Background: an optimization exercise with open tools, aiming at small area. Do not read the settings as production practice. The RTL was checked by simulation tests, not by an equivalence proof against the original design. Some runs may be left out. An edit can pass the tests and still lose a function that they never use.

### Supply voltage drop heat map, run 1

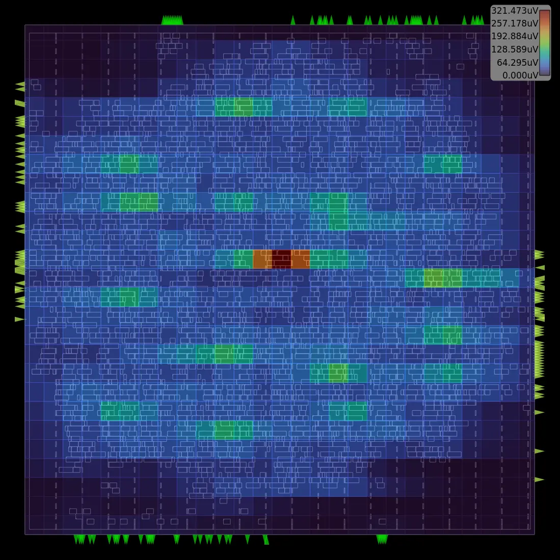
### Routed clock nets over the placement, run 1

Scale: 2 px per um.
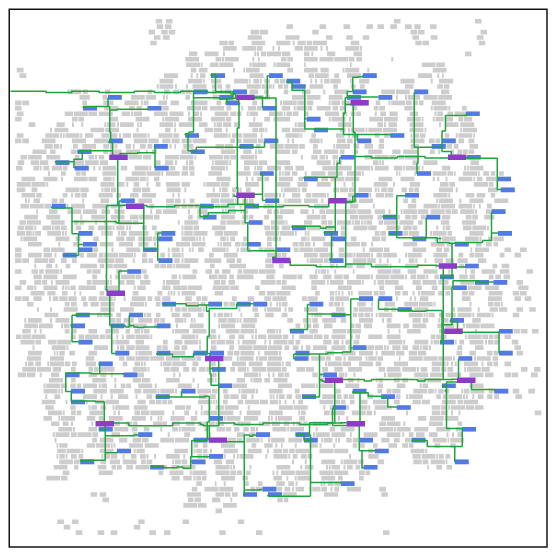
### Routed metal, one colour a layer, run 1

Scale: 2 px per um. Two of the layers only.
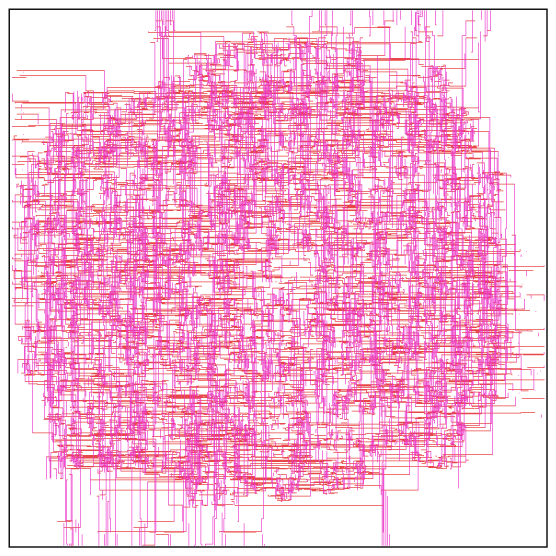
### Routing congestion, run 1

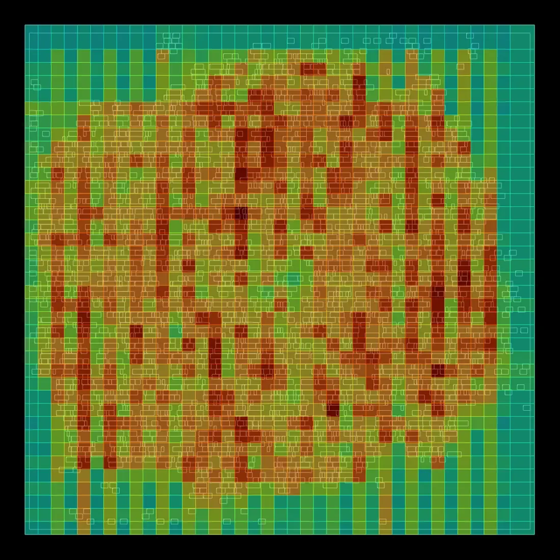
==> flow/design.v, too long to show whole: its modules and the start of the top module <==
// module Cell: 57 lines
// module Life: 6513 lines
module Life(
  input        clock,
  input        reset,
  output       io_state_0_0,
  output       io_state_0_1,
  output       io_state_0_2,
  output       io_state_0_3,
  output       io_state_0_4,
  output       io_state_0_5,
  output       io_state_0_6,
  output       io_state_0_7,
  output       io_state_0_8,
  output       io_state_0_9,
  output       io_state_0_10,
  output       io_state_0_11,
  output       io_state_1_0,
  output       io_state_1_1,
  output       io_state_1_2,
  output       io_state_1_3,
  output       io_state_1_4,
  output       io_state_1_5,
  output       io_state_1_6,
  output       io_state_1_7,
  output       io_state_1_8,
  output       io_state_1_9,
  output       io_state_1_10,
  output       io_state_1_11,
  output       io_state_2_0,
  output       io_state_2_1,
  output       io_state_2_2,
  output       io_state_2_3,
  output       io_state_2_4,
  output       io_state_2_5,
  output       io_state_2_6,
  output       io_state_2_7,
  output       io_state_2_8,
  output       io_state_2_9,
  output       io_state_2_10,
  output       io_state_2_11,
  output       io_state_3_0,
  output       io_state_3_1,
  output       io_state_3_2,
  output       io_state_3_3,
  output       io_state_3_4,
  output       io_state_3_5,
  output       io_state_3_6,
  output       io_state_3_7,
  output       io_state_3_8,
  output       io_state_3_9,
  output       io_state_3_10,
  output       io_state_3_11,
  output       io_state_4_0,
  // ...
==> flow/run.sh <==
#!/bin/bash
# synth_recipe.tcl (not shown) runs the flow's synth.tcl, then flattens the netlist and writes it again
# the make line also repeats each setting of config.mk as NAME=value (left out here)
make -C /OpenROAD-flow-scripts/flow DESIGN_CONFIG=/design/flow/config.mk WORK_HOME=/design/flow/orfs CLKGATE_MAP_FILE= SYNTH_SCRIPT=/design/flow/synth_recipe.tcl finish
==> flow/config.mk <==
export PLATFORM = sky130hd
export DESIGN_NAME = Life
export DESIGN_NICKNAME = Life
export VERILOG_FILES = /design/flow/design.v
export SDC_FILE = /design/flow/constraint.sdc
export NUM_CORES = 4
export LEC_CHECK = 0
export CAP_MARGIN = 20
export CORE_MARGIN = 2
export CORE_UTILIZATION = 40
export SLEW_MARGIN = 20
==> flow/constraint.sdc <==
create_clock -name core_clock -period 5.0 [get_ports {clock}]
set_input_delay 1.0000 -clock core_clock [delete_from_list [all_inputs] [get_ports {clock}]]
set_output_delay 1.0000 -clock core_clock [all_outputs]
set_load 0.01 [all_outputs]
==> impl_metrics.env, run 1 <==
export IMPL_fin_skew_ns=0.0111
export IMPL_rows=96
export IMPL_startpoint_type="register"
export IMPL_post_dp_cell_area_um2=30100
export IMPL_io_pins=156
export IMPL_dr_pass1_iters=5
export IMPL_seq_cells=144
export IMPL_slowest_stage="dfxtp_1"
export IMPL_multi_input_comb_cells=1653
export IMPL_seq_share_pct=9.41
export IMPL_critPathRequiredTime_ns=5.42
export IMPL_gp_congestion=0.842
export IMPL_status="timing/DRC/antenna clean"
export IMPL_start_util_pct=40.5
export IMPL_setup_ws_ns=1.35
export IMPL_core_area_um2=68800
export IMPL_reg2reg_depth=10
export IMPL_dieHeight_um=268
export IMPL_path_cells="ha_1 > inv_1 > fa_1 > fa_1 > fa_1 > inv_1 > fa_1 > nand2_1 > a211o_1 > a311oi_1"
export IMPL_clockBufferDepth=2
export IMPL_muxShareOfSynthArea_pct=0
export IMPL_htreeDepth=4
export IMPL_final_min_clock_period_ns=3.65
export IMPL_syn_inst=2521
export IMPL_most_common_layout_cells="575 x fa_1, 574 x inv_1, 289 x ha_1, 153 x clkdlybuf4s50_1, 145 x a21o_1"
export IMPL_ys_async_sr_fraction_pct=0
export IMPL_max_stage_delay_ns=0.87
export IMPL_r2r_slack_ns=1.35
export IMPL_worstPathMaxFanout=10
export IMPL_fillers=6424
export IMPL_final_nets=3460
export IMPL_fp_dieArea_um2=71900
export IMPL_ys_types=24
export IMPL_dominant_cells="multi-input gates"
export IMPL_synth_fa_ha_area_share_pct=54.2
export IMPL_relSlewSlack_pct=27.3
export IMPL_ant_nets=0
export IMPL_cts_buffers=17
export IMPL_synth_nets=3397
export IMPL_pre_cts_ws_ns=1.34
export IMPL_layout_commonest_cell="fa_1"
export IMPL_die_w_um=268
export IMPL_cts_resized=0
export IMPL_ys_seq_elements=144
export IMPL_multi_input_area_um2=22000
export IMPL_taps=931
export IMPL_ctsHoldBuffers=0
export IMPL_grt_pass1_wl_um=137000
export IMPL_max_freq_ghz=0.274
export IMPL_hold_ws_ns=0.790
export IMPL_clockRootBuffer="clkbuf_16"
export IMPL_hpwl_um=66200
export IMPL_yosys_area_top_type="fa_1"
export IMPL_end_kind="register"
export IMPL_drv_cap=0
export IMPL_synth_xor_area_share_pct=4.55
export IMPL_yosysMostFrequentCell="fa_1"
export IMPL_num_antenna_cells=2
export IMPL_clkTransAtPathRegs_ns=0.07
export IMPL_cts_setup_buffers=0
export IMPL_synth_area_leaders="fa_1 41%, ha_1 13%, dfxtp_1 10%, inv_1 7.7%, a21o_1 3.9%"
export IMPL_cts_sinks=144
export IMPL_final_max_slew_viol_count=0
export IMPL_grt_max_degree=153
export IMPL_hp_class="reg -> reg"
export IMPL_clkbuf_count=26
export IMPL_yosys_area_share_simple_pct=2.03
export IMPL_antenna_found_initial=3
export IMPL_hold_depth=2
export IMPL_post_route_cell_area_um2=30600
export IMPL_grt_overflow=0
export IMPL_synth_common_cells="575 x fa_1, 574 x inv_1, 289 x ha_1, 145 x a21o_1"
export IMPL_avgSynthCellArea_um2=11.1
export IMPL_detail_route_wl_per_cell_um=24.8
Back to the opening pictures, 'Supply voltage drop heat map':

Back to the opening pictures, 'Routed clock nets over the placement':
[green] clock wires | length: 3290 um
[purple] clock drivers | count: 17
[blue] flip-flops | count: 144
flops lie: all over the die

Back to the opening pictures, 'Routed metal, one colour a layer':
[red] metal 1 | wire length: 37.6 mm
[magenta] metal 2 | wire length: 42.7 mm

Back to the opening pictures, 'Routing congestion':
Overall Global Routing Usage: 25.5%
M2 GR Usage: 42.6%
GRT busiest layer: met2

--- run 2: outline of the changes from run 1 ---
flow/design.v: 6570 -> 905 lines; modules unchanged: 0
  LifeFA: new, 4 lines
  LifeQ: new, 5 lines
  LifeNext: new, 11 lines
  Life: edited, 6513 -> 885 lines
  removed: Cell
==> module LifeQ as of run 2 <==
module LifeQ(input a0, input a1, input b0, input b1, output q0, output q1, output q2);
  wire c = a0 & b0;
  assign q0 = a0 ^ b0;
  LifeFA fa (.a(a1), .b(b1), .c(c), .s(q1), .co(q2));
endmodule
==> module LifeFA as of run 2 <==
module LifeFA(input a, input b, input c, output s, output co);
  assign s = a ^ b ^ c;
  assign co = (a & b) | (a & c) | (b & c);
endmodule
==> module LifeNext as of run 2 <==
module LifeNext(input q0, input q1, input q2, input h0, input h1, input alive, input sel, input wv, output d);
  reg n3, n4;  
  always @(*) begin
    case ({q2, q1, q0, h1, h0})
      5'b011_00, 5'b010_01, 5'b001_10, 5'b000_11: {n3, n4} = 2'b10;
      5'b100_00, 5'b011_01, 5'b010_10, 5'b001_11: {n3, n4} = 2'b01;
      default: {n3, n4} = 2'b00;
    endcase
  end
  assign d = sel ? wv : (n3 | (alive & n4));
endmodule
--- a/flow/config.mk
+++ b/flow/config.mk
@@ -6,6 +6,9 @@
 export NUM_CORES = 4
 export LEC_CHECK = 0
+export ABC_AREA = 1
 export CAP_MARGIN = 20
 export CORE_MARGIN = 2
 export CORE_UTILIZATION = 40
 export SLEW_MARGIN = 20
+export SYNTH_HIERARCHICAL = 1
+export SYNTH_MINIMUM_KEEP_SIZE = 0
==> run 2 against run 1 <==
Compared with the run above:
- critical path type is now in -> reg
- critical path depth increased by 3
- synthesized cell count rose by 28%
- sequential share of layout area up 2.4 points
- via count increased by 7.1%
- maximum frequency rose by 2.3%
- largest cell class unchanged
- still clean on timing, DRC and antenna
- non-clock buffer count is 26 lower
==> impl_metrics.env, run 2 <==
export IMPL_use_met3_pct=4.27
export IMPL_relSlewSlack_pct=40.3
export IMPL_multi_input_area_um2=16500
export IMPL_route_top_layer_used="met4"
export IMPL_clkTransAtPathRegs_ns=0.07
export IMPL_final_setup_viol_count=0
export IMPL_hold_ws_ns=0.637
export IMPL_synth_warnings=8
export IMPL_instances_no_fill=4055
export IMPL_area_growth_pct=12.7
export IMPL_max_stage_delay_ns=0.59
export IMPL_post_dp_cell_area_um2=23900
export IMPL_grt_setup_unrepaired="false"
export IMPL_reg2reg_depth=11
export IMPL_grt_max_degree=91
export IMPL_avgSynthCellArea_um2=6.73
export IMPL_clkbuf_count=24
export IMPL_synthesis_area_um2=21700
export IMPL_critPathRequiredTime_ns=5.44
export IMPL_wl_met2_um=32100
export IMPL_cts_sinks=144
export IMPL_synth_nets=3521
export IMPL_taps=696
export IMPL_final_nets=3651
export IMPL_grt_pass1_vias=19200
export IMPL_met1_usage_pct=35.6
export IMPL_clockRootBuffer="clkbuf_16"
export IMPL_routed_wl_um=71700
export IMPL_path_buf_inv=3
export IMPL_pre_cts_ws_ns=0.964
export IMPL_clk_latency_ns=0.50
export IMPL_ys_seq_area_share_pct=13.3
export IMPL_via_per_inst=5.31
export IMPL_grt_util_all_layers_pct=25.6
export IMPL_die_w_um=237
export IMPL_drive_gt1_share_pct=11.9
export IMPL_ant_nets=0
export IMPL_crit_cells=13
export IMPL_synth_top_family_by_area="simple AND/OR/NAND/NOR gates"
export IMPL_most_common_layout_cells="662 x nand2_1, 521 x inv_1, 440 x nor2_1, 288 x nand4_1, 216 x fa_1"
export IMPL_synth_common_cells="662 x nand2_1, 521 x inv_1, 441 x nor2_1, 288 x nand4_1, 216 x fa_1"
export IMPL_clockBufferDepth=2
export IMPL_rows=85
export IMPL_ctsHoldBuffers=0
export IMPL_dp_cells=4028
export IMPL_synth_top_area_share_pct=19.9
export IMPL_num_antenna_cells=1
export IMPL_synth_fa_ha_area_share_pct=24.1
export IMPL_nNonClkInverters=529
export IMPL_htreeDepth=4
export IMPL_wirelength_met1_um=32800
export IMPL_dominant_cells="multi-input gates"
export IMPL_route_detailed_drc=0
export IMPL_cts_buffers=17
export IMPL_top_usage_layer="met2"
export IMPL_synth_flop_cell="dfxtp_1"
export IMPL_dieHeight_um=237
export IMPL_post_route_cell_area_um2=24400
export IMPL_worstPathMaxFanout=38
export IMPL_numPortBuffers=155
export IMPL_antenna_found_initial=1
export IMPL_grt_overflow=0
export IMPL_crit_type="in -> reg"
export IMPL_yosys_area_share_simple_pct=42.9
export IMPL_synth_area_leaders="fa_1 20%, dfxtp_1 13%, nand2_1 11%, inv_1 9.0%, nand4_1 8.3%"
export IMPL_cts_resized=0
export IMPL_dr_pass1_iters=6
export IMPL_met2_usage_pct=40.5
export IMPL_cts_tree="yes"
export IMPL_cp_top_family="adder cells"
export IMPL_tightest_slew_ns=0.896
export IMPL_grt_pass1_wl_um=109000
export IMPL_hpwl_um=54700
export IMPL_final_util_pct=45.5
export IMPL_multi_input_comb_cells=2491
export IMPL_cts_setup_buffers=0
export IMPL_seq_cells=144
export IMPL_syn_inst=3221
export IMPL_end_kind="register"
export IMPL_detail_route_wl_per_cell_um=17.7
export IMPL_final_min_clock_period_ns=3.57
export IMPL_finalHoldViolations=0
export IMPL_startpoint_type="primary input"
export IMPL_core_area_um2=53700
export IMPL_ys_seq_elements=144
export IMPL_ys_types=27
export IMPL_seq_share_pct=11.8
export IMPL_drv_cap=0
export IMPL_start_util_pct=40.4
export IMPL_arrival_ns=4.01
export IMPL_hold_depth=4
export IMPL_buf_share_pct=6.94
export IMPL_synth_edf_count=0
export IMPL_gp_congestion=0.904
export IMPL_fin_crit_sh_pct=71.3
export IMPL_max_freq_ghz=0.280
export IMPL_fp_dieArea_um2=56100
export IMPL_r2r_slack_ns=2.21
export IMPL_synth_xor_area_share_pct=0
export IMPL_fin_skew_ns=0.00877
export IMPL_buffers=168
export IMPL_status="timing/DRC/antenna clean"
export IMPL_hp_class="reg -> reg"
export IMPL_largest_register_ffs=144
export IMPL_final_max_slew_viol_count=0
export IMPL_ff_latch_area_um2=2880
export IMPL_muxShareOfSynthArea_pct=0
export IMPL_multi_input_area_share_pct=67.5
export IMPL_met3_wirelength_um=4820
export IMPL_vias=21500
export IMPL_clock_area_share_pct=2.01
export IMPL_drtIter0Drc=2072
export IMPL_fillers=5445
export IMPL_yosysMostFrequentCell="nand2_1"
export IMPL_setup_ws_ns=1.43
export IMPL_path_cells="buf_4 > inv_4 > buf_12 > or2_1 > fa_1 > ha_1 > fa_1 > nor2_1 > nor2_1 > nand3_1 > nand2_1 > nand2_1 > a21oi_2"
export IMPL_yosys_area_top_type="fa_1"
export IMPL_layout_commonest_cell="nand2_1"
export IMPL_io_pins=156
export IMPL_slowest_stage="fa_1"
export IMPL_ys_async_sr_fraction_pct=0
export IMPL_tns_ns=0
export IMPL_synth_compound_area_share_pct=9.05
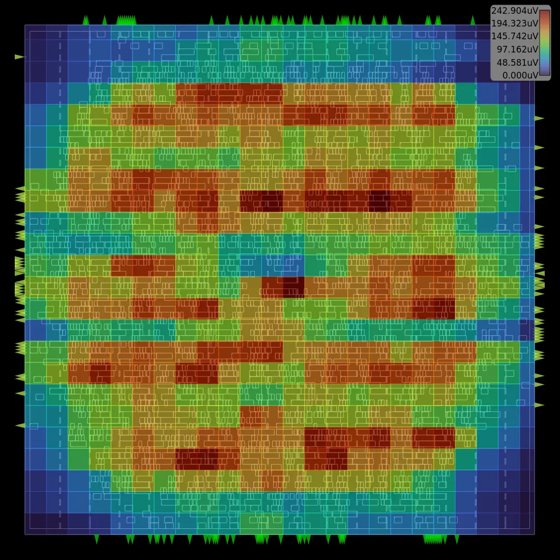
*Supply voltage drop heat map, run 2*

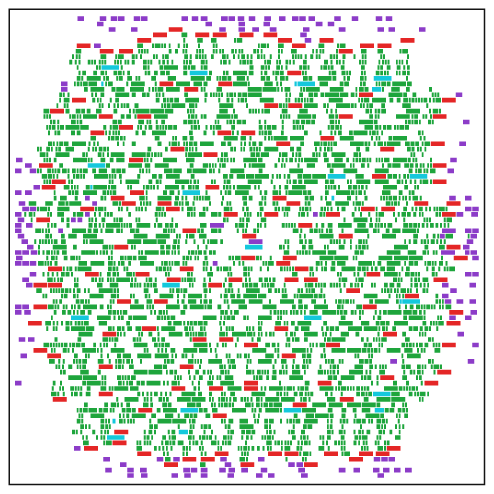
*Cells coloured by class, run 2*
Scale: 2 px per um.
[green] combinational and other logic | cells: 3020 | share of their area: 78%
[purple] other buffers and delay cells | cells: 168 | share of their area: 7.2%
[cyan] clock drivers and dummy loads | cells: 26 | share of their area: 2.1%
[red] flops | cells: 144 | share of their area: 12%

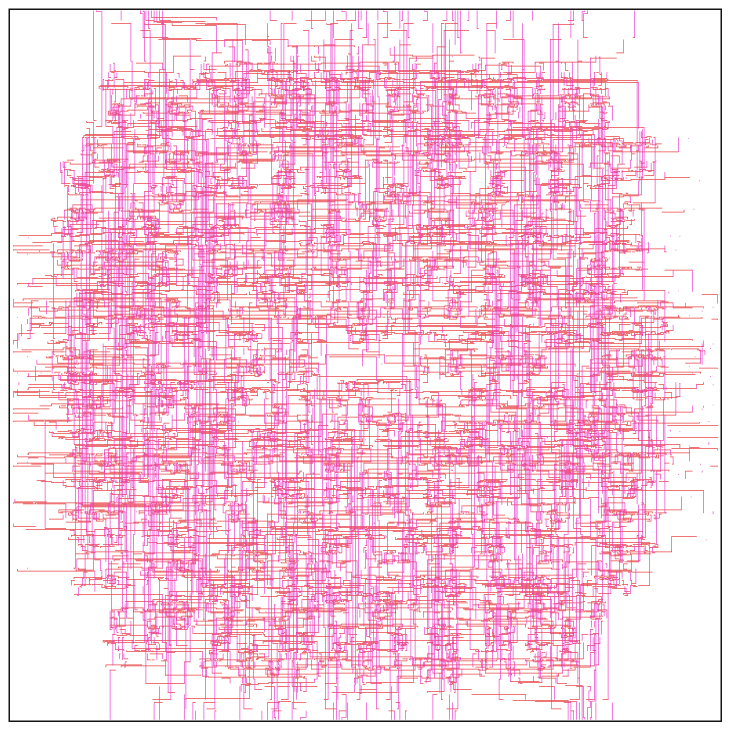
*Routed metal, one colour a layer, run 2*
Scale: 3 px per um. Two of the layers only.
[magenta] metal 2 | wire length: 32.1 mm
[red] metal 1 | wire length: 32.8 mm

==> run 3: changes to the inputs <==
--- a/flow/design.v
+++ b/flow/design.v
@@ -8,15 +8,8 @@
   LifeFA fa (.a(a1), .b(b1), .c(c), .s(q1), .co(q2));
 endmodule
 module LifeNext(input q0, input q1, input q2, input h0, input h1, input alive, input sel, input wv, output d);
-  reg n3, n4;  
-  always @(*) begin
-    case ({q2, q1, q0, h1, h0})
-      5'b011_00, 5'b010_01, 5'b001_10, 5'b000_11: {n3, n4} = 2'b10;
-      5'b100_00, 5'b011_01, 5'b010_10, 5'b001_11: {n3, n4} = 2'b01;
-      default: {n3, n4} = 2'b00;
-    endcase
-  end
-  assign d = sel ? wv : (n3 | (alive & n4));
+  wire [3:0] n = {1'b0, q2, q1, q0} + {2'b0, h1, h0};
+  assign d = sel ? wv : ((n == 4'd3) | (alive & (n == 4'd4)));
 endmodule
 module Life(
   input        clock,
==> flow/flow/run.sh (new file) <==
#!/bin/bash
# Own layout flow: the standard flow (standard.sh) with three changes:
#  - synthesis: synth_recipe.tcl with an area-oriented ABC script (flow/area.abc) for every module,
#    and Yosys's full-adder extraction limited to the adder modules (LifeFA, LifeQ), so that the
#    next-state logic (LifeNext) is mapped by ABC as a whole; hierarchy kept during synthesis and
#    flattened at its end, as synth_recipe.tcl does;
#  - port buffers: sky130_fd_sc_hd__buf_1 on every input and output port;
#  - clock tree: no dummy loads, small clock buffers.
# Each tool's output goes to ORFS's logs under orfs/logs/, make's to run_make.log.
set -euo pipefail
W=$(pwd)
export MY_WORK="$W"
export MY_ABC_SCRIPT="$W/flow/area.abc"
export MY_FA_MODULES="LifeFA LifeQ"
bash standard.sh "SYNTH_SCRIPT=$W/flow/synth.tcl" SYNTH_HIERARCHICAL=1 SYNTH_MINIMUM_KEEP_SIZE=0 \
  "BUFFER_PORTS_ARGS=-buffer_cell sky130_fd_sc_hd__buf_1" \
  "CTS_ARGS=-sink_clustering_enable -repair_clock_nets -dont_use_dummy_load -buf_list sky130_fd_sc_hd__clkbuf_8" \
  finish > "$W/run_make.log" 2>&1
==> flow/flow/area.abc (new file) <==
strash
&get -n
&deepsyn -T 10
&put
dch -f
map -a
topo
==> flow/flow/synth.tcl (new file) <==
# synth_recipe.tcl with two changes: ABC runs flow/area.abc (no delay target), and extract_fa
# works only on the modules named in MY_FA_MODULES.
proc abc {args} {
  set i [lsearch -exact $args -script]
  if { $i >= 0 } { lset args [expr {$i + 1}] $::env(MY_ABC_SCRIPT) }
  set j [lsearch -exact $args -D]
  if { $j >= 0 } { set args [lreplace $args $j [expr {$j + 1}]] }
  yosys abc {*}$args
}
proc extract_fa {args} {
  yosys extract_fa {*}$args {*}$::env(MY_FA_MODULES)
}
source $::env(MY_WORK)/synth_recipe.tcl
==> flow/standard.sh (new file) <==
#!/bin/bash
# synth_recipe.tcl (not shown) runs the flow's synth.tcl, then flattens the netlist and writes it again
# the make line also repeats each setting of config.mk as NAME=value (left out here)
make -C /OpenROAD-flow-scripts/flow DESIGN_CONFIG=/design/flow/config.mk WORK_HOME=/design/flow/orfs CLKGATE_MAP_FILE= SYNTH_SCRIPT=/design/flow/synth_recipe.tcl "${@:-finish}"
==> flow/config.mk (replaced) <==
export PLATFORM = sky130hd
export DESIGN_NAME = Life
export DESIGN_NICKNAME = Life
export VERILOG_FILES = /design/flow/design.v
export SDC_FILE = /design/flow/constraint.sdc
export NUM_CORES = 4
export LEC_CHECK = 0
export CAP_MARGIN = 20
export CORE_MARGIN = 2
export CORE_UTILIZATION = 40
export SLEW_MARGIN = 20
removed: flow/run.sh
==> run 3 against run 2 <==
Compared with the run above:
- non-clock buffer count rose by 25
- final cell count fell by 25%
- synthesized area fell by 20%
- first-iteration DRC count is 33% lower
- worst setup slack got worse by 0.50 ns
- maximum frequency down 12%
- sequential share of layout area grew 3.2 points
- synthesized cell count decreased by 29%
- register-to-register slack got worse by 0.59 ns
==> impl_metrics.env, run 3 <==
export IMPL_pre_cts_ws_ns=0.464
export IMPL_synth_top_area_share_pct=25.1
export IMPL_most_common_layout_cells="436 x a21oi_1, 374 x nor2_1, 288 x o21ai_0, 229 x clkinv_1, 216 x fa_1"
export IMPL_grt_util_all_layers_pct=28.1
export IMPL_dr_pass1_iters=5
export IMPL_num_antenna_cells=0
export IMPL_fp_dieArea_um2=44800
export IMPL_seq_share_pct=15.0
export IMPL_via_per_inst=5.91
export IMPL_die_w_um=212
export IMPL_clkbuf_count=17
export IMPL_final_setup_viol_count=0
export IMPL_core_area_um2=42800
export IMPL_arrival_ns=4.52
export IMPL_cts_buffers=17
export IMPL_met1_usage_pct=38.6
export IMPL_syn_inst=2280
export IMPL_end_kind="register"
export IMPL_synth_fa_ha_area_share_pct=30.3
export IMPL_ant_nets=0
export IMPL_met3_wirelength_um=4450
export IMPL_ctsHoldBuffers=0
export IMPL_ys_seq_area_share_pct=16.7
export IMPL_synth_xor_area_share_pct=0
export IMPL_wirelength_met1_um=27200
export IMPL_relSlewSlack_pct=37.5
export IMPL_path_buf_inv=3
export IMPL_dominant_cells="multi-input gates"
export IMPL_muxShareOfSynthArea_pct=0
export IMPL_synth_nets=2580
export IMPL_cts_tree="yes"
export IMPL_final_nets=2792
export IMPL_dp_cells=3019
export IMPL_r2r_slack_ns=1.62
export IMPL_tightest_slew_ns=0.935
export IMPL_numPortBuffers=155
export IMPL_grt_pass1_wl_um=94100
export IMPL_route_detailed_drc=0
export IMPL_multi_input_comb_cells=1906
export IMPL_vias=17900
export IMPL_grt_pass1_vias=16500
export IMPL_gp_congestion=0.904
export IMPL_final_max_slew_viol_count=0
export IMPL_io_pins=156
export IMPL_wl_met2_um=28100
export IMPL_synth_common_cells="439 x a21oi_1, 375 x nor2_1, 288 x o21ai_0, 230 x clkinv_1, 216 x fa_1"
export IMPL_cts_sinks=144
export IMPL_dieHeight_um=212
export IMPL_route_top_layer_used="met5"
export IMPL_grt_max_degree=55
export IMPL_routed_wl_um=61600
export IMPL_synthesis_area_um2=17200
export IMPL_start_util_pct=40.3
export IMPL_htreeDepth=4
export IMPL_cp_top_family="adder cells"
export IMPL_yosys_area_top_type="fa_1"
export IMPL_met2_usage_pct=44.0
export IMPL_crit_cells=13
export IMPL_tns_ns=0
export IMPL_largest_register_ffs=144
export IMPL_fin_crit_sh_pct=81.2
export IMPL_taps=546
export IMPL_buffers=193
export IMPL_final_util_pct=44.8
export IMPL_drtIter0Drc=1391
export IMPL_detail_route_wl_per_cell_um=20.3
export IMPL_finalHoldViolations=0
export IMPL_buf_share_pct=4.65
export IMPL_max_stage_delay_ns=0.58
export IMPL_hold_ws_ns=0.559
export IMPL_clockBufferDepth=2
export IMPL_synth_area_leaders="fa_1 25%, dfxtp_1 17%, a21oi_1 13%, o21ai_0 8.4%, nor2_1 8.2%"
export IMPL_layout_commonest_cell="a21oi_1"
export IMPL_drive_gt1_share_pct=5.46
export IMPL_max_freq_ghz=0.246
export IMPL_use_met3_pct=5.34
export IMPL_clkTransAtPathRegs_ns=0.09
export IMPL_worstPathMaxFanout=54
export IMPL_hpwl_um=48700
export IMPL_antenna_found_initial=1
export IMPL_reg2reg_depth=11
export IMPL_multi_input_area_um2=13600
export IMPL_grt_setup_unrepaired="false"
export IMPL_fin_skew_ns=0.0309
export IMPL_status="timing/DRC/antenna clean"
export IMPL_top_usage_layer="met2"
export IMPL_ff_latch_area_um2=2880
export IMPL_clockRootBuffer="clkbuf_8"
export IMPL_cts_resized=0
export IMPL_nNonClkInverters=230
export IMPL_synth_flop_cell="dfxtp_1"
export IMPL_yosysMostFrequentCell="a21oi_1"
export IMPL_setup_ws_ns=0.939
export IMPL_slowest_stage="fa_1"
export IMPL_path_cells="buf_1 > inv_4 > buf_12 > nor2_1 > fa_1 > ha_1 > fa_1 > o21ai_0 > nand2_1 > o211ai_1 > o21ai_0 > a211oi_1 > a21oi_1"
export IMPL_cts_setup_buffers=0
export IMPL_instances_no_fill=3036
export IMPL_fillers=4371
export IMPL_ys_seq_elements=144
export IMPL_hold_depth=2
export IMPL_hp_class="reg -> reg"
export IMPL_ys_async_sr_fraction_pct=0
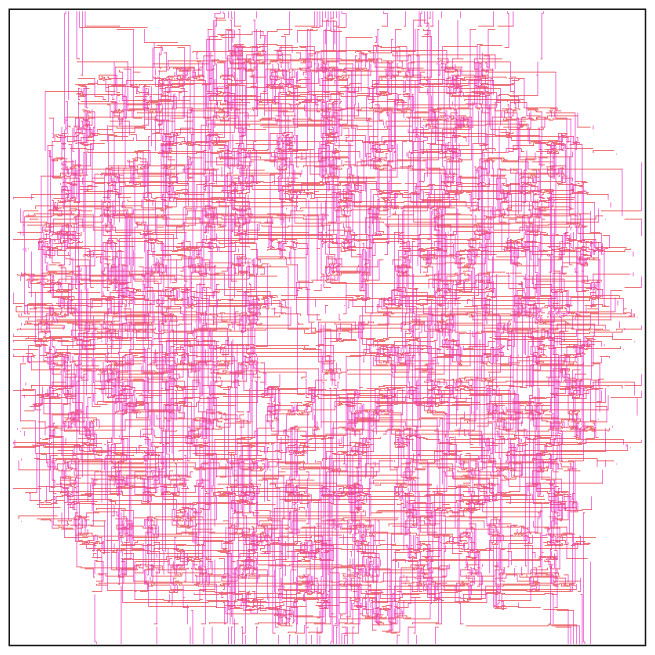
*Routed metal, one colour a layer, run 3*
Scale: 3 px per um. Two of the layers only.
[red] metal 1 | wire length: 27.2 mm
[magenta] metal 2 | wire length: 28.1 mm

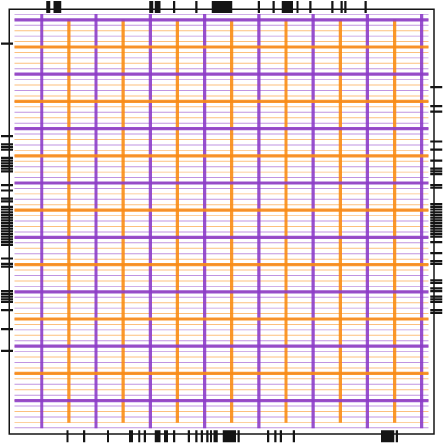
*PDN straps and rails, run 3*
Scale: 2 px per um. Pins as bars on the die edge.
[orange] VDD
[purple] VSS
rows: 76
signal pins: 156
met5 straps: 15

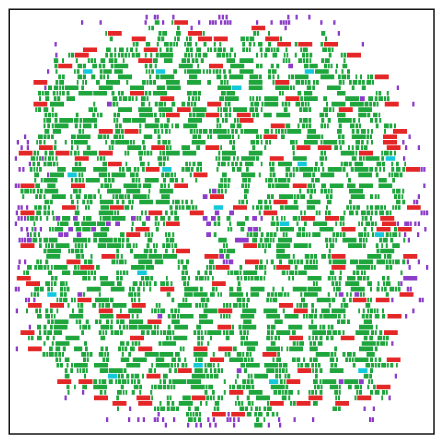
*Cells coloured by class, run 3*
Scale: 2 px per um.
[purple] other buffers and delay cells | cells: 193 | share of their area: 4.8%
[red] flops | cells: 144 | share of their area: 16%
[cyan] clock drivers | cells: 17 | share of their area: 1.3%
[green] combinational and other logic | cells: 2136 | share of their area: 78%

==> run 4: too many edits to list; what changed since run 3 <==
flow/design.v: 898 -> 898 lines; modules unchanged: 1
  LifeQ: edited, 5 -> 5 lines
  LifeNext: edited, 4 -> 4 lines
  Life: edited, 885 -> 885 lines
==> module LifeQ as of run 4 <==
module LifeQ(input na0, input na1, input nb0, input nb1, output nq0, output nq1, output nq2);
  wire nc = na0 | nb0;  
  assign nq0 = ~(na0 ^ nb0);
  LifeFA fa (.a(na1), .b(nb1), .c(nc), .s(nq1), .co(nq2));
endmodule
==> module LifeNext as of run 4 <==
module LifeNext(input nq0, input nq1, input nq2, input nh0, input nh1, input alive, input sel, input wv, output d);
  wire [3:0] n = {1'b0, ~nq2, ~nq1, ~nq0} + {2'b0, ~nh1, ~nh0};
  assign d = sel ? wv : ((n == 4'd3) | (alive & (n == 4'd4)));
endmodule
==> flow/flow/run.sh (replaced) <==
#!/bin/bash
# Own layout flow: the standard flow (standard.sh) with these changes:
#  - synthesis (flow/synth.tcl): synth_recipe.tcl with an area-oriented ABC script (flow/area.abc),
#    Yosys's full-adder extraction limited to the adder module LifeFA, and module
#    LifeNext taken from flow/LifeNext.v, a precomputed mapping of it; hierarchy kept during
#    synthesis and flattened at its end, as synth_recipe.tcl does;
#  - port buffers: sky130_fd_sc_hd__buf_1 on every input and output port;
#  - clock tree: no dummy loads, smaller clock buffers.
# Each tool's output goes to ORFS's logs under orfs/logs/, make's to run_make.log.
set -euo pipefail
W=$(pwd)
export MY_WORK="$W"
export MY_ABC_SCRIPT="$W/flow/area.abc"
export MY_FA_MODULES="LifeFA"
CTS_BUF=${MY_CTS_BUF:-sky130_fd_sc_hd__clkbuf_8}
bash standard.sh "SYNTH_SCRIPT=$W/flow/synth.tcl" SYNTH_HIERARCHICAL=1 SYNTH_MINIMUM_KEEP_SIZE=0 \
  "BUFFER_PORTS_ARGS=-buffer_cell sky130_fd_sc_hd__buf_1" \
  "CTS_ARGS=-sink_clustering_enable -repair_clock_nets -dont_use_dummy_load -buf_list $CTS_BUF" \
  finish > "$W/run_make.log" 2>&1
==> flow/flow/LifeNext.v (new file) <==
/* Generated by Yosys 0.63+post (git sha1 UNKNOWN-dirty, g++ 11.4.0-1ubuntu1~22.04.3 -fPIC -O3) */

module LifeNext(nq0, nq1, nq2, nh0, nh1, alive, sel, wv, d);
  input nq0;
  wire nq0;
  input nq1;
  wire nq1;
  input nq2;
  wire nq2;
  input nh0;
  wire nh0;
  input nh1;
  wire nh1;
  input alive;
  wire alive;
  input sel;
  wire sel;
  input wv;
  wire wv;
  output d;
  wire d;
  wire _00_;
  wire _01_;
  wire _02_;
  wire _03_;
  wire _04_;
  wire _05_;
  wire _06_;
  wire \c.alive ;
  wire \c.d ;
  wire \c.nh0 ;
  wire \c.nh1 ;
  wire \c.nq0 ;
  wire \c.nq1 ;
  wire \c.nq2 ;
  wire \c.sel ;
  wire \c.wv ;
  sky130_fd_sc_hd__o21ai_0 _07_ (
    .A1(nh1),
    .A2(nq1),
    .B1(nq2),
    .Y(_00_)
  );
  sky130_fd_sc_hd__a221oi_1 _08_ (
    .A1(nq0),
    .A2(nh0),
    .B1(nh1),
    .B2(nq1),
    .C1(_00_),
    .Y(_01_)
  );
  sky130_fd_sc_hd__a41oi_1 _09_ (
    .A1(nq0),
    .A2(nh0),
    .A3(alive),
    .A4(_00_),
    .B1(_01_),
    .Y(_02_)
  );
  sky130_fd_sc_hd__nor3_1 _10_ (
    .A(nq0),
    .B(nh0),
    .C(alive),
    .Y(_03_)
  );
  sky130_fd_sc_hd__a21oi_1 _11_ (
    .A1(nh1),
    .A2(nq1),
    .B1(nq2),
    .Y(_04_)
  );
  sky130_fd_sc_hd__or3_1 _12_ (
    .A(sel),
    .B(_03_),
    .C(_04_),
    .X(_05_)
  );
  sky130_fd_sc_hd__nand2_1 _13_ (
    .A(wv),
    .B(sel),
    .Y(_06_)
  );
  sky130_fd_sc_hd__o21ai_0 _14_ (
    .A1(_02_),
    .A2(_05_),
    .B1(_06_),
    .Y(d)
  );
  assign \c.alive  = alive;
  assign \c.sel  = sel;
  assign \c.wv  = wv;
  assign \c.d  = d;
  assign \c.nq1  = nq1;
  assign \c.nq2  = nq2;
  assign \c.nh0  = nh0;
  assign \c.nh1  = nh1;
  assign \c.nq0  = nq0;
endmodule
==> flow/flow/synth.tcl (replaced) <==
# synth_recipe.tcl with these changes: ABC runs flow/area.abc (no delay target); extract_fa works
# only on the modules named in MY_FA_MODULES; module LifeNext is replaced by the mapped netlist
# in flow/LifeNext.v before the design is flattened.
proc synth {args} { yosys synth -nofsm -noshare {*}$args }
proc abc {args} {
  set i [lsearch -exact $args -script]
  if { $i >= 0 } { lset args [expr {$i + 1}] $::env(MY_ABC_SCRIPT) }
  set j [lsearch -exact $args -D]
  if { $j >= 0 } { set args [lreplace $args $j [expr {$j + 1}]] }
  yosys abc {*}$args
}
proc extract_fa {args} {
  yosys extract_fa {*}$args {*}$::env(MY_FA_MODULES)
}
source $::env(SCRIPTS_DIR)/synth.tcl
read_verilog -overwrite $::env(MY_WORK)/flow/LifeNext.v
hierarchy -top $::env(DESIGN_NAME)
# left out here: clear keep_hierarchy, flatten, clean up, hide names made inside functions, write 1_2_yosys.v
==> run 4 against run 3 <==
Compared with the run above:
- critical path type unchanged
- still clean on timing, DRC and antenna
- maximum frequency rose by 5.4%
- first-iteration DRC count up 62%
==> impl_metrics.env, run 4 <==
export IMPL_wirelength_met1_um=26900
export IMPL_clkTransAtPathRegs_ns=0.08
export IMPL_cts_tree="yes"
export IMPL_slowest_stage="fa_1"
export IMPL_area_growth_pct=13.9
export IMPL_antenna_found_initial=1
export IMPL_nNonClkInverters=6
export IMPL_seq_cells=144
export IMPL_dieHeight_um=206
export IMPL_fin_skew_ns=0.0228
export IMPL_status="timing/DRC/antenna clean"
export IMPL_post_dp_cell_area_um2=18400
export IMPL_dominant_cells="multi-input gates"
export IMPL_cts_setup_buffers=0
export IMPL_wl_met2_um=28200
export IMPL_r2r_slack_ns=1.80
export IMPL_routed_wl_um=63100
export IMPL_dp_cells=2826
export IMPL_finalHoldViolations=0
export IMPL_layout_commonest_cell="nand2_1"
export IMPL_tightest_slew_ns=0.973
export IMPL_fillers=4065
export IMPL_fin_crit_sh_pct=77.0
export IMPL_grt_pass1_wl_um=95700
export IMPL_critPathRequiredTime_ns=5.43
export IMPL_core_area_um2=40600
export IMPL_ff_latch_area_um2=2880
export IMPL_grt_overflow=0
export IMPL_start_util_pct=40.3
export IMPL_hpwl_um=47900
export IMPL_most_common_layout_cells="369 x nand2_1, 288 x o21ai_0, 216 x fa_1, 214 x nor2_1, 154 x buf_1"
export IMPL_avgSynthCellArea_um2=7.94
export IMPL_cts_resized=0
export IMPL_route_detailed_drc=0
export IMPL_fp_dieArea_um2=42500
export IMPL_syn_inst=2056
export IMPL_via_per_inst=6.52
export IMPL_synth_nets=2284
export IMPL_instances_no_fill=2844
export IMPL_hold_depth=2
export IMPL_die_w_um=206
export IMPL_ant_nets=0
export IMPL_multi_input_area_um2=13500
export IMPL_path_cells="clkbuf_4 > inv_2 > buf_4 > nor2_1 > fa_1 > or2_2 > fa_1 > o21ai_0 > a221oi_1 > a41oi_1 > o21ai_0"
export IMPL_max_freq_ghz=0.260
export IMPL_final_setup_viol_count=0
export IMPL_synthesis_area_um2=16300
export IMPL_numPortBuffers=155
export IMPL_vias=18500
export IMPL_grt_max_degree=97
export IMPL_startpoint_type="primary input"
export IMPL_final_max_slew_viol_count=0
export IMPL_buffers=238
export IMPL_setup_ws_ns=1.15
export IMPL_max_stage_delay_ns=0.62
export IMPL_clockBufferDepth=2
export IMPL_route_top_layer_used="met5"
export IMPL_arrival_ns=4.28
export IMPL_pre_cts_ws_ns=0.710
export IMPL_buf_share_pct=6.70
export IMPL_top_usage_layer="met2"
export IMPL_cts_sinks=144
export IMPL_final_min_clock_period_ns=3.85
export IMPL_hold_ws_ns=0.658
export IMPL_end_kind="register"
export IMPL_crit_cells=11
export IMPL_cts_buffers=17
export IMPL_clkbuf_count=17
export IMPL_grt_setup_unrepaired="false"
export IMPL_multi_input_comb_cells=1906
export IMPL_clockRootBuffer="clkbuf_8"
export IMPL_grt_pass1_vias=16900
export IMPL_cp_top_family="adder cells"
export IMPL_final_nets=2541
export IMPL_htreeDepth=4
export IMPL_worstPathMaxFanout=21
export IMPL_gp_congestion=0.887
export IMPL_reg2reg_depth=8
export IMPL_dr_pass1_iters=7
export IMPL_final_util_pct=45.9
export IMPL_largest_register_ffs=144
export IMPL_path_buf_inv=3
export IMPL_tns_ns=0
export IMPL_ctsHoldBuffers=0
export IMPL_seq_share_pct=15.5
export IMPL_met3_wirelength_um=5590
export IMPL_taps=532
export IMPL_hp_class="reg -> reg"
export IMPL_drive_gt1_share_pct=8.26
export IMPL_crit_type="in -> reg"
export IMPL_relSlewSlack_pct=34.9
export IMPL_io_pins=156
export IMPL_num_antenna_cells=1
export IMPL_rows=74
export IMPL_drtIter0Drc=2251
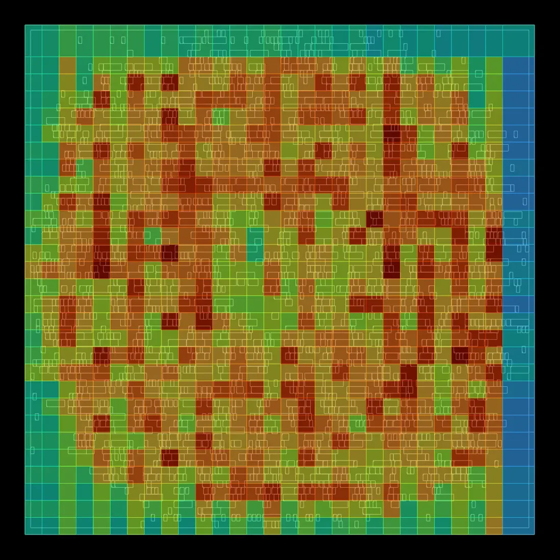
*Routing congestion, run 4*
M2 GR Usage: 46.1%
Overall Global Routing Usage: 29.7%
grt met1 use: 41.2%
met3 GRT Util: 4.86%
DR WL/cell: 22.2 um

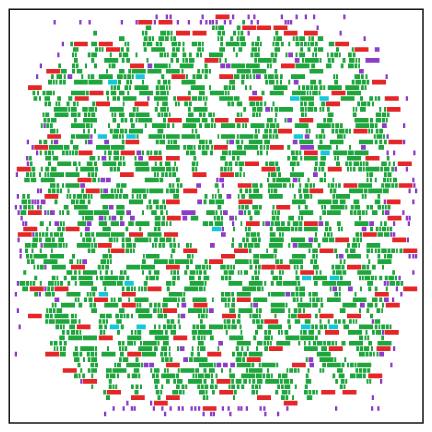
*Cells coloured by class, run 4*
Scale: 2 px per um.
[green] combinational and other logic | cells: 1912 | share of their area: 76%
[red] flops | cells: 144 | share of their area: 16%
[purple] other buffers and delay cells | cells: 238 | share of their area: 7.0%
[cyan] clock drivers | cells: 17 | share of their area: 1.3%

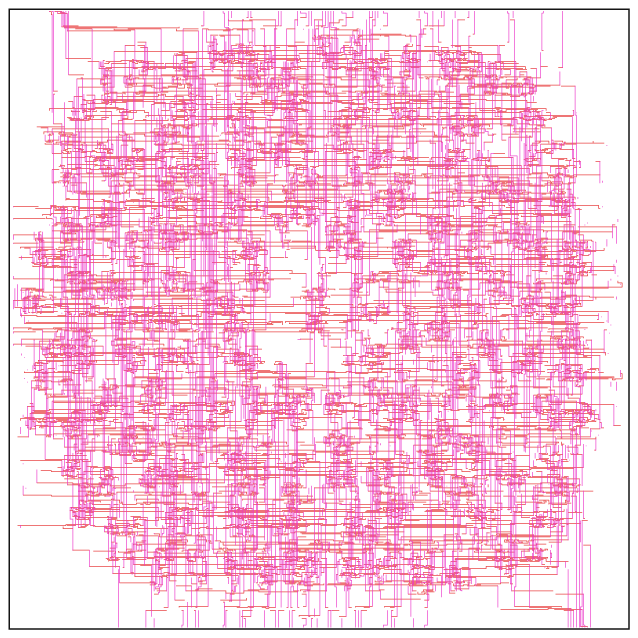
*Routed metal, one colour a layer, run 4*
Scale: 3 px per um. Two of the layers only.
[red] metal 1 | wire length: 26.9 mm
[magenta] metal 2 | wire length: 28.2 mm

## Run 5: large edit since run 4, in outline
flow/design.v: 898 -> 898 lines; modules unchanged: 2
  LifeNext: edited, 4 -> 4 lines
  Life: edited, 885 -> 885 lines
==> module LifeNext as of run 5 <==
module LifeNext(input nq0, input nq1, input nq2, input nh0, input nh1, input alive, input rs, input cs, input nwv, output d);
  wire [3:0] n = {1'b0, ~nq2, ~nq1, ~nq0} + {2'b0, ~nh1, ~nh0};
  assign d = (rs & cs) ? ~nwv : ((n == 4'd3) | (alive & (n == 4'd4)));
endmodule
==> flow/flow/LifeNext.v (replaced) <==
/* Generated by Yosys 0.63+post (git sha1 UNKNOWN-dirty, g++ 11.4.0-1ubuntu1~22.04.3 -fPIC -O3) */

module LifeNext(nq0, nq1, nq2, nh0, nh1, alive, rs, cs, nwv, d);
  input nq0;
  wire nq0;
  input nq1;
  wire nq1;
  input nq2;
  wire nq2;
  input nh0;
  wire nh0;
  input nh1;
  wire nh1;
  input alive;
  wire alive;
  input rs;
  wire rs;
  input cs;
  wire cs;
  input nwv;
  wire nwv;
  output d;
  wire d;
  wire _00_;
  wire _01_;
  wire _02_;
  wire _03_;
  wire _04_;
  wire _05_;
  wire \c.alive ;
  wire \c.cs ;
  wire \c.d ;
  wire \c.nh0 ;
  wire \c.nh1 ;
  wire \c.nq0 ;
  wire \c.nq1 ;
  wire \c.nq2 ;
  wire \c.rs ;
  sky130_fd_sc_hd__nand2_1 _06_ (
    .A(cs),
    .B(rs),
    .Y(_00_)
  );
  sky130_fd_sc_hd__a21o_1 _07_ (
    .A1(nh1),
    .A2(nq1),
    .B1(nq2),
    .X(_01_)
  );
  sky130_fd_sc_hd__o311ai_0 _08_ (
    .A1(nh0),
    .A2(nq0),
    .A3(alive),
    .B1(_00_),
    .C1(_01_),
    .Y(_02_)
  );
  sky130_fd_sc_hd__o21ai_0 _09_ (
    .A1(nh1),
    .A2(nq1),
    .B1(nq2),
    .Y(_03_)
  );
  sky130_fd_sc_hd__a221oi_1 _10_ (
    .A1(nh0),
    .A2(nq0),
    .B1(nh1),
    .B2(nq1),
    .C1(_03_),
    .Y(_04_)
  );
  sky130_fd_sc_hd__a41oi_1 _11_ (
    .A1(nh0),
    .A2(nq0),
    .A3(alive),
    .A4(_03_),
    .B1(_04_),
    .Y(_05_)
  );
  sky130_fd_sc_hd__o22ai_1 _12_ (
    .A1(nwv),
    .A2(_00_),
    .B1(_02_),
    .B2(_05_),
    .Y(d)
  );
  assign \c.d  = d;
  assign \c.alive  = alive;
  assign \c.nh1  = nh1;
  assign \c.nh0  = nh0;
  assign \c.rs  = rs;
  assign \c.cs  = cs;
  assign \c.nq2  = nq2;
  assign \c.nq1  = nq1;
  assign \c.nq0  = nq0;
endmodule
==> run 5 against run 4 <==
Compared with the run above:
- register-to-register slack got worse by 0.05 ns
- still clean on timing, DRC and antenna
- maximum frequency decreased by 0.61%
- global-route usage about the same
- critical endpoint is now st[107]
- clock skew decreased by 0.0063 ns
- routed wire length decreased by 0.23%
==> impl_metrics.env, run 5 <==
export IMPL_met2_usage_pct=46.0
export IMPL_buf_share_pct=4.69
export IMPL_status="timing/DRC/antenna clean"
export IMPL_cts_setup_buffers=0
export IMPL_path_cells="clkbuf_4 > inv_2 > buf_12 > nor2_1 > fa_1 > or2_2 > fa_1 > o21ai_0 > a221oi_1 > a41oi_1 > o22ai_1"
export IMPL_max_stage_delay_ns=0.63
export IMPL_worstPathMaxFanout=67
export IMPL_fillers=3952
export IMPL_fp_dieArea_um2=41600
export IMPL_post_dp_cell_area_um2=17500
export IMPL_multi_input_area_share_pct=73.9
export IMPL_wirelength_met1_um=26100
export IMPL_grt_pass1_wl_um=94200
export IMPL_clockBufferDepth=2
export IMPL_final_max_slew_viol_count=0
export IMPL_drv_cap=0
export IMPL_most_common_layout_cells="378 x nand2_1, 216 x fa_1, 154 x buf_1, 152 x o21ai_0"
export IMPL_critPathRequiredTime_ns=5.35
export IMPL_fin_skew_ns=0.0164
export IMPL_hp_class="reg -> reg"
export IMPL_hold_ws_ns=0.635
export IMPL_via_per_inst=7.04
export IMPL_post_route_cell_area_um2=17800
export IMPL_grt_overflow=0
export IMPL_crit_type="in -> reg"
export IMPL_seq_share_pct=16.2
export IMPL_area_growth_pct=11.0
export IMPL_route_top_layer_used="met4"
export IMPL_rows=73
export IMPL_pre_cts_ws_ns=0.734
export IMPL_drtIter0Drc=2193
export IMPL_hpwl_um=47700
export IMPL_clock_area_share_pct=1.32
export IMPL_drive_gt1_share_pct=6.47
export IMPL_met3_wirelength_um=5760
export IMPL_routed_wl_um=62900
export IMPL_grt_pass1_vias=16100
export IMPL_r2r_slack_ns=1.75
export IMPL_ant_nets=0
export IMPL_slowest_stage="fa_1"
export IMPL_tightest_slew_ns=1.12
export IMPL_ff_latch_area_um2=2880
export IMPL_tns_ns=0
export IMPL_synth_nets=2006
export IMPL_final_setup_viol_count=0
export IMPL_gp_congestion=0.890
export IMPL_crit_cells=11
export IMPL_finalHoldViolations=0
export IMPL_buffers=183
export IMPL_dominant_cells="multi-input gates"
export IMPL_relSlewSlack_pct=24.9
export IMPL_clkbuf_count=17
export IMPL_instances_no_fill=2505
export IMPL_fin_crit_sh_pct=77.5
export IMPL_cts_resized=0
export IMPL_top_usage_layer="met2"
export IMPL_synth_warnings=7
export IMPL_startpoint_type="primary input"
export IMPL_cts_buffers=17
export IMPL_multi_input_area_um2=13100
export IMPL_setup_ws_ns=1.12
export IMPL_hold_depth=2
export IMPL_final_min_clock_period_ns=3.88
export IMPL_crit_top_cell="fa_1"
export IMPL_io_pins=156
export IMPL_arrival_ns=4.22
export IMPL_grt_setup_unrepaired="false"
export IMPL_grt_max_degree=69
export IMPL_route_detailed_drc=0
export IMPL_reg2reg_depth=8
export IMPL_taps=525
export IMPL_dp_cells=2486
export IMPL_clk_latency_ns=0.49
export IMPL_seq_cells=144
export IMPL_syn_inst=1778
export IMPL_path_buf_inv=3
export IMPL_ctsHoldBuffers=0
export IMPL_vias=17600
export IMPL_synthesis_area_um2=16000
export IMPL_cp_top_family="adder cells"
export IMPL_wl_met2_um=28400
export IMPL_dr_pass1_iters=6
export IMPL_layout_commonest_cell="nand2_1"
export IMPL_final_nets=2208
export IMPL_largest_register_ffs=144
export IMPL_cts_sinks=144
export IMPL_numPortBuffers=155
export IMPL_nNonClkInverters=8
export IMPL_die_w_um=204
export IMPL_dieHeight_um=204
export IMPL_start_util_pct=40.3
export IMPL_end_kind="register"
export IMPL_multi_input_comb_cells=1626
export IMPL_max_freq_ghz=0.258
export IMPL_htreeDepth=4
export IMPL_avgSynthCellArea_um2=8.99
export IMPL_cts_tree="yes"
export IMPL_num_antenna_cells=2
export IMPL_core_area_um2=39600
export IMPL_clockRootBuffer="clkbuf_8"
export IMPL_clkTransAtPathRegs_ns=0.08
export IMPL_antenna_found_initial=2
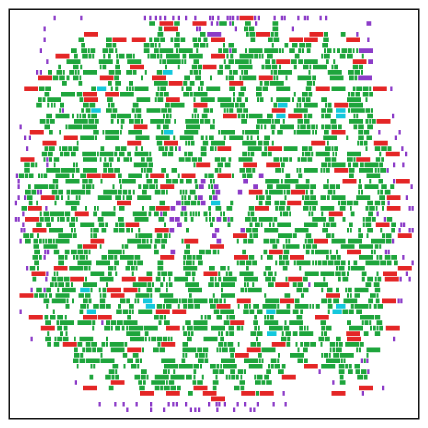
*Cells coloured by class, run 5*
Scale: 2 px per um.
[purple] other buffers and delay cells | cells: 183 | share of their area: 4.9%
[cyan] clock drivers | cells: 17 | share of their area: 1.4%
[green] combinational and other logic | cells: 1634 | share of their area: 77%
[red] flops | cells: 144 | share of their area: 17%

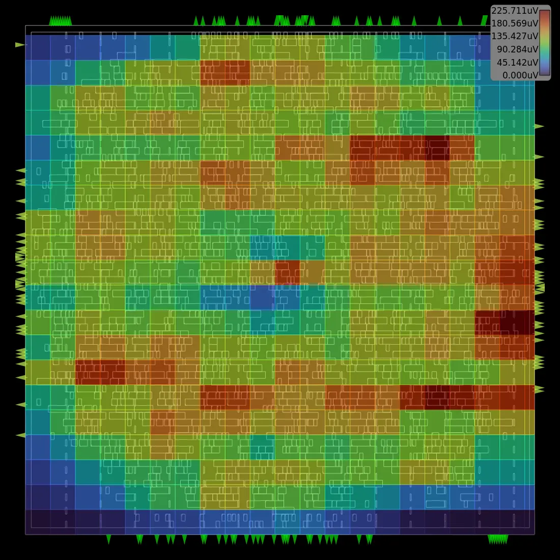
*Supply voltage drop heat map, run 5*

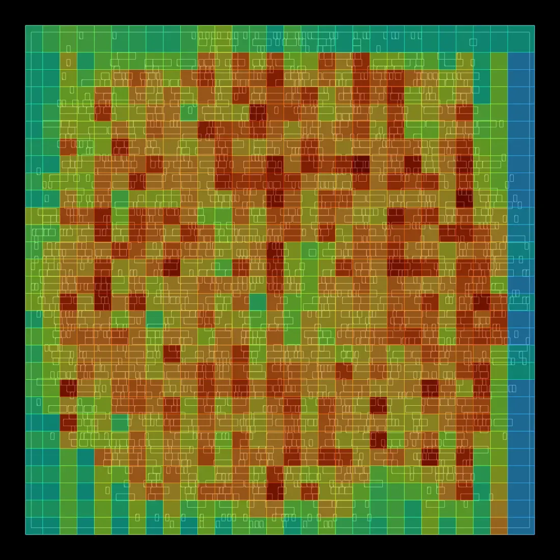
*Routing congestion, run 5*
Overall Global Routing Usage: 29.7%
final core utilization: 44.8%
met3 GRT Util: 4.86%
grt met1 use: 41.0%
DR WL/cell: 25.1 um

==> re-timing with driven ports <==
How much do the figures lean on ideal ports? The routed layouts below were timed once more, with nothing changed but the port constraints. Step 1 sets driving cells, clkbuf_16 on the clock port and buf_2 on the other inputs (assumed; they add their load-dependent delay and slew). Step 2 adds t to the input delays and takes it off the output delays; t is the mean of the earliest and latest rising clock arrival at the registers after step 1. Input paths then give back, and output paths get back, about the clock's delay inside the block. a / b / c = ideal ports / drivers / drivers and shift; a / b = the first two.
| run | shift t [ns] | setup slack, ns | latest minus earliest clock arrival (ns) | worst register clock-pin slew, ns | pins driven straight from the clock port |
|---|---|---|---|---|---|
| run 1 | 0.562 | 1.354 / 1.354 / 1.157 | 0.013 / 0.013 | 0.07 / 0.07 | 1 |
| run 2 | 0.558 | 1.435 / 1.468 / 0.910 | 0.009 / 0.010 | 0.07 / 0.07 | 1 |
| run 3 | 0.613 | 0.939 / 0.967 / 0.353 | 0.032 / 0.031 | 0.10 / 0.10 | 1 |
| run 4 | 0.553 | 1.148 / 1.171 / 0.618 | 0.025 / 0.025 | 0.10 / 0.10 | 1 |
| run 5 | 0.536 | 1.124 / 1.148 / 0.612 | 0.019 / 0.019 | 0.09 / 0.09 | 1 |
After both steps setup and hold are still met in every run listed. For run 3, which loses most, drivers alone change the setup slack by +0.028 ns; drivers and shift together by -0.586 ns.
